From an optimization exercise on the open Yosys and OpenROAD flow, aimed at small area, a short achievable clock period and few clock cycles per item; shortcuts taken in it are not production practice. Only simulation tests tie the RTL to the original design; equivalence was not proved. Power and IR drop assume default switching activity.

Fig. 1: met4 routing
(3 px per um) Supply wires on this layer in grey.
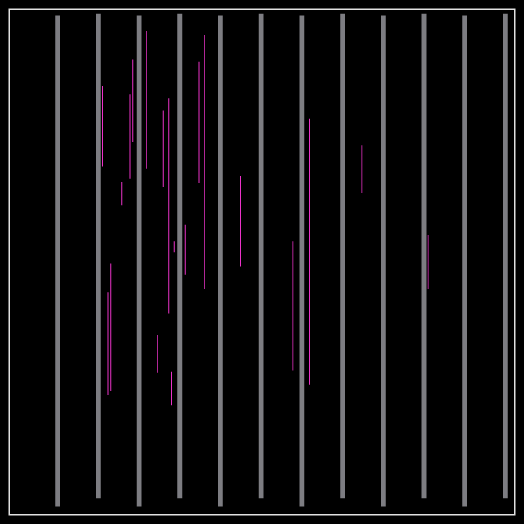
Fig. 2: placed standard cells
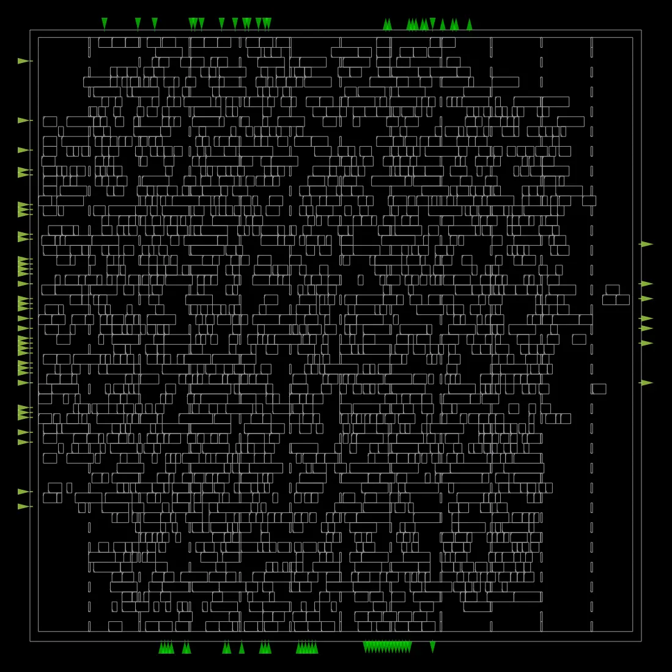
<file path="flow/design.v">
module fpadd (
    clk, reset, start,
    a, b,
    sum, 
    done
);
    input clk, reset, start;
    input [31:0] a, b;
    output [31:0] sum;
    output done;
    reg sign_a, sign_b, sign_r;
    reg [7:0] exp_a, exp_b, exp_r;
	reg [25:0] mant_a, mant_b;
    reg [25:0] mant_r;
	reg [31:0] sum;  
	reg done;
    reg [23:0] mant_sum;
    parameter IDLE = 3'b000;
    parameter SIGN = 3'b001;
    parameter SHIFT = 3'b010;
    parameter ADD = 3'b011;
	parameter RESSIGN = 3'b100;
    parameter NORM = 3'b101;
    parameter SEARCH = 3'b110;
	parameter FIN = 3'b111;
    reg[2:0] pres_state;
	always @(posedge clk) begin
	    if(reset) begin
			exp_a <= 0; exp_b <= 0; exp_r <= 0;
			mant_a <= 0; mant_b <= 0; mant_r <= 0;
			sign_a <= 0; sign_b <= 0; sign_r <= 0;
			done <= 0; sum <= 0; mant_sum <= 0;
    	end
    	else if(start) begin
	    	sign_a <= a[31];
	    	sign_b <= b[31];
			exp_a <= a[30:23];
			exp_b <= b[30:23];
			mant_a <= {3'b001, a[22:0]};  
			mant_b <= {3'b001, b[22:0]};  
	    	done <= 0;
	    	pres_state <= IDLE;
	    end
	    else begin
	    	case(pres_state)
			IDLE:  
	    	begin
		    	if ((exp_a == 8'b0) && (mant_a[22:0] == 22'b0 && mant_a[23] == 1'b1)) begin
					sum <= {sign_b, exp_b, mant_b[22:0]};
					done <= 1;
					pres_state <= FIN;
		    	end
	    		else if ((exp_b == 8'b0) && (mant_b[22:0] == 22'b0 && mant_b[23] == 1'b1)) begin
					sum <= {sign_a, exp_a, mant_a[22:0]};
					done <= 1;
					pres_state <= FIN;
		    	end
				else if (exp_a == 8'b11111111) begin
					sum <= {sign_a, exp_a, mant_a[22:0]};
					done <= 1;
					pres_state <= FIN;
				end
				else if (exp_b == 8'b11111111) begin
					sum <= {sign_b, exp_b, mant_b[22:0]};
					done <= 1;
					pres_state <= FIN;
				end
				else begin
					pres_state <= SIGN;
				end
			end	
			SIGN:  
			begin
				if (sign_a) begin
					mant_a <= ~mant_a + 1;
				end	
				if (sign_b) begin
					mant_b <= ~mant_b + 1;
				end	
				pres_state <= SHIFT;
			end
			SHIFT:  
			begin
				if(exp_a > exp_b) begin
					mant_b <= {sign_b, mant_b[25:1]};  
					exp_b <= exp_b + 1;
					exp_r <= exp_a;
				end
				else if(exp_a < exp_b) begin
					mant_a <= {sign_a, mant_a[25:1]};  
					exp_a <= exp_a + 1;
					exp_r <= exp_b;
				end
				else
					exp_r <= exp_a;
				pres_state <= (exp_a == exp_b) ? ADD : pres_state;
			end
			ADD:  
			begin
				mant_r <= mant_a + mant_b;
				pres_state <= RESSIGN;
			end
			RESSIGN:  
			begin
				if (mant_r[25] == 1) begin
					sign_r <= 1;
					mant_r <= -mant_r;
				end else begin
					sign_r <= 0;
				end
				pres_state <= NORM;
			end
			NORM:  
			begin
				if (mant_r == 0) begin
					exp_r <= 0;
					pres_state <= FIN;
				end else if ((mant_r[24] == 0) && (mant_r[23] == 1)) begin
					pres_state <= FIN;
				end else if (mant_r[24] == 1) begin
					mant_r <= mant_r >> 1;
					exp_r  <= exp_r + 1;
					pres_state <= FIN;
				end else
					pres_state <= SEARCH;
			end
			SEARCH:  
			begin
				if(mant_r[23] != 1) begin
					mant_r <= mant_r << 1;
					exp_r  <= exp_r - 1;
					pres_state <= SEARCH;
				end else
					pres_state <= FIN;
			end
			FIN:
			begin
				if (!done) begin
					sum <= {sign_r, exp_r, {mant_r[22:0]}};
					done <= 1;
				end
			end
			endcase
	    end
	end
endmodule
</file>
<file path="flow/run.sh">
#!/bin/bash
# synth_recipe.tcl (not shown) runs the flow's synth.tcl, then flattens the netlist and writes it again
# the make line also repeats each setting of config.mk as NAME=value (left out here)
make -C /OpenROAD-flow-scripts/flow DESIGN_CONFIG=/design/flow/config.mk WORK_HOME=/design/flow/orfs CLKGATE_MAP_FILE= SYNTH_SCRIPT=/design/flow/synth_recipe.tcl finish
</file>
<file path="flow/config.mk">
export PLATFORM = sky130hd
export DESIGN_NAME = fpadd
export DESIGN_NICKNAME = fpadd
export VERILOG_FILES = /design/flow/design.v
export SDC_FILE = /design/flow/constraint.sdc
export NUM_CORES = 4
export LEC_CHECK = 0
export CAP_MARGIN = 20
export CORE_MARGIN = 2
export CORE_UTILIZATION = 40
export SLEW_MARGIN = 20
</file>
<file path="flow/constraint.sdc">
create_clock -name core_clock -period 5.0 [get_ports {clk}]
set_input_delay 1.0000 -clock core_clock [delete_from_list [all_inputs] [get_ports {clk}]]
set_output_delay 1.0000 -clock core_clock [all_outputs]
set_load 0.01 [all_outputs]
</file>
==> run notes <==
Power and ir drop:
- The internal power summed over all cells is around 2.5 mW.
- For this design the ratio of total power to cell area is 306 nW/um^2.
- The worst ir drop on vdd is 185 uV.
- In this run, power in the clock network comes to 1.39 mW.
- The leakage power total is 4.88 nW.
- The clock network is responsible for between 30% and 40% of the overall power.
- Combinational logic is responsible for ~28% of the overall power.
- Of the total power, the share spent switching nets is 36.0%.

Clock network:
- Once the clock tree was built, the setup fixing pass inserted 0 buffers.
- The post-cts gate resize count is 0.
- The tree is rooted in a sky130_fd_sc_hd__clkbuf_16.
- The number of clock buffers added by TritonCTS is 17.
- The clock net in this run drives a total of 141 sinks.
- TritonCTS built the clock tree.
- The clock tree synthesis step divided the H-tree into 4 levels.
- At the later pin of the worst-skew pair, clock insertion delay measures approximately 0.44 ns.

Synth:
- The sequential cell area fraction in the yosys report is 26.5%.
- The most used flip-flop cell after synthesis is sky130_fd_sc_hd__dfxtp_1.
- The combinational family with the most area after synthesis is compound AO/OA/AOI/OAI gates.
- In this run the cell area of the synthesized design comes to 10,800 um^2.
- The share of synthesized area in the top cell type comes to 25.7%.
- After synthesis, the cell types taking the most area are sky130_fd_sc_hd__dfxtp_1 26%, sky130_fd_sc_hd__a21oi_1 8.0%, sky130_fd_sc_hd__nor2_1 6.1%.
- The area fraction in compound gates after synthesis is 31.9%.
- The dominant cell by count in the synthesized netlist is sky130_fd_sc_hd__nor2_1.
- For this run, the number of Yosys warnings is 1.
- The register bit count reported by yosys is 141.
- The xor/xnor cell area share of the yosys netlist is under 10%.
- Each instance of the synthesized netlist takes up on average a little over 7 um^2.

Drt:
- The detailed-route wire length per cell is between 20 and 25 um.
- In the routed design, unresolved DRC markers number 0.
- After detailed routing, no signal wire sits above met4.

Finish:
- The library cell used most frequently in the layout, excluding fill and tap cells, is sky130_fd_sc_hd__a21oi_1.
- The growth of design area from synthesis to finish is 16.5%.
- The final net count is 1,622.
- The final core utilization is 47.0%.
- The final instance area is 12,500 um^2.
- Summing all flip-flop and latch instances after layout gives 2850 um^2.
- The repair_antennas step left the layout with diodes totalling 0.

Setup path:
- The number of buffer and inverter stages on the critical path is 2.
- The critical path required time is about 5.3 ns.
- The delay of the slowest cell on the worst path is 0.57 ns.
- The critical path is of the reg2reg type.
- The launching element type of the critical path is a register.
- Walking the worst path, the cells encountered are inv_1 > ha_1 > or4b_4 > or4_1 > nor4_4 > nor4_1 > o22a_1 > nor2_4 > nor2_2 > buf_4 > a22o_1.

Global routing:
- The number of global-route vias before repair is 10,500.
- After global routing, the most crowded layer is met2.
- The routing usage on met3 is 4.37%.
- In the global route stage, met1 resource usage came out at 40.1%.
- The initial antenna violation count came to 0.
- The met2 usage is 40.6%.

Timing:
- The sum of negative setup slack is 0 ns.
- The number of endpoints with negative hold slack in the final report is 0.
- Hold timing on the final database bottoms out at a slack of about 0.5 ns.
- Setup repair after global routing left no endpoint under its margin.
- For the finished layout, the period the worst path requires is roughly 3.6 ns.
- The share of the cycle needed by the critical path after routing is 72.3%.

Outcome:
- The run finished with no timing, DRC or antenna violations.

Die:
- The row count is 60.
- The floorplan die height is 168 um.
- Measured along the x axis, the die boundary spans 168 um.
- 100 I/O pins were placed.

Placement:
- Detailed placement finished with a half-perimeter wire length of 28,000 um.

Job:
- The number of max-cap violations is 0.
Testbench counts, summed over its fixed seeds: cycles 62,905, items 4,800.
Notes on Fig. 1 above:
The layer holds 1.7% of the routed length. The layer carries 669 um of wire. The wires run mostly vertical. 16 nets have wire on it.
final wirelength: 38,800 um
DR vias: 11,600

Notes on Fig. 2 above:
sequential cells: 141
area of the placeable core: 26,700 um^2
# Taps: 341
Layout fillers: 2,684

[final cells by class]
class	instances	area share (%)
Clock inverter	13	1.43
Tap cell	341	3.41
Multi-Input combinational cell	1186	58.2
Inverter	42	1.26
Sequential cell	141	22.8
Clock buffer	19	3.62
Timing Repair Buffer	124	9.35
[final timing paths]
path / slack [ns] / to / cells past startpoint / from
min: 0.49 / sum[14]$_SDFFE_PP0P_ / 1 / sum[14]$_SDFFE_PP0P_
max reg2reg: 1.39 / sum[10]$_SDFFE_PP0P_ / 11 / mant_b[1]$_SDFFE_PP0P_
min reg2reg: 0.49 / sum[14]$_SDFFE_PP0P_ / 1 / sum[14]$_SDFFE_PP0P_
max: 1.39 / sum[10]$_SDFFE_PP0P_ / 11 / mant_b[1]$_SDFFE_PP0P_
[registers in the layout, summed over array words and instances, names as in the netlist]
name,flops
exp_b,8
sign_b,1
sum,32
mant_r,26
pres_state,3
done,1
mant_b,26
sign_r,1
exp_r,8
sign_a,1
mant_a,26
exp_a,8

## static timing again, ports no longer ideal
No port has a modelled driver above. Below, the same layout with a new extraction and two added sets of constraints. Step 1: set_driving_cell puts a clkbuf_16 on clk and a buf_2 on each other input, an assumption about the parent block. Step 2 moves the port delays by t, midway between the first and last clock arrival at a register: inputs arrive t later, outputs are due t later. That takes back most of the time a late clock gives input paths. Three values: ideal ports, drivers, drivers and shift; two values: the first two.
t (ns): 0.480
setup WS [ns]: 1.387 / 1.387 / 1.387
clock arrival spread, ns: 0.016 / 0.016
slew at the worst register clock pin (ns): 0.07 / 0.07
cell pins on the clock port's net: 1
After both steps this run still meets setup and hold. For this run, drivers alone change the setup slack by 0.000 ns; drivers and shift together by 0.000 ns.
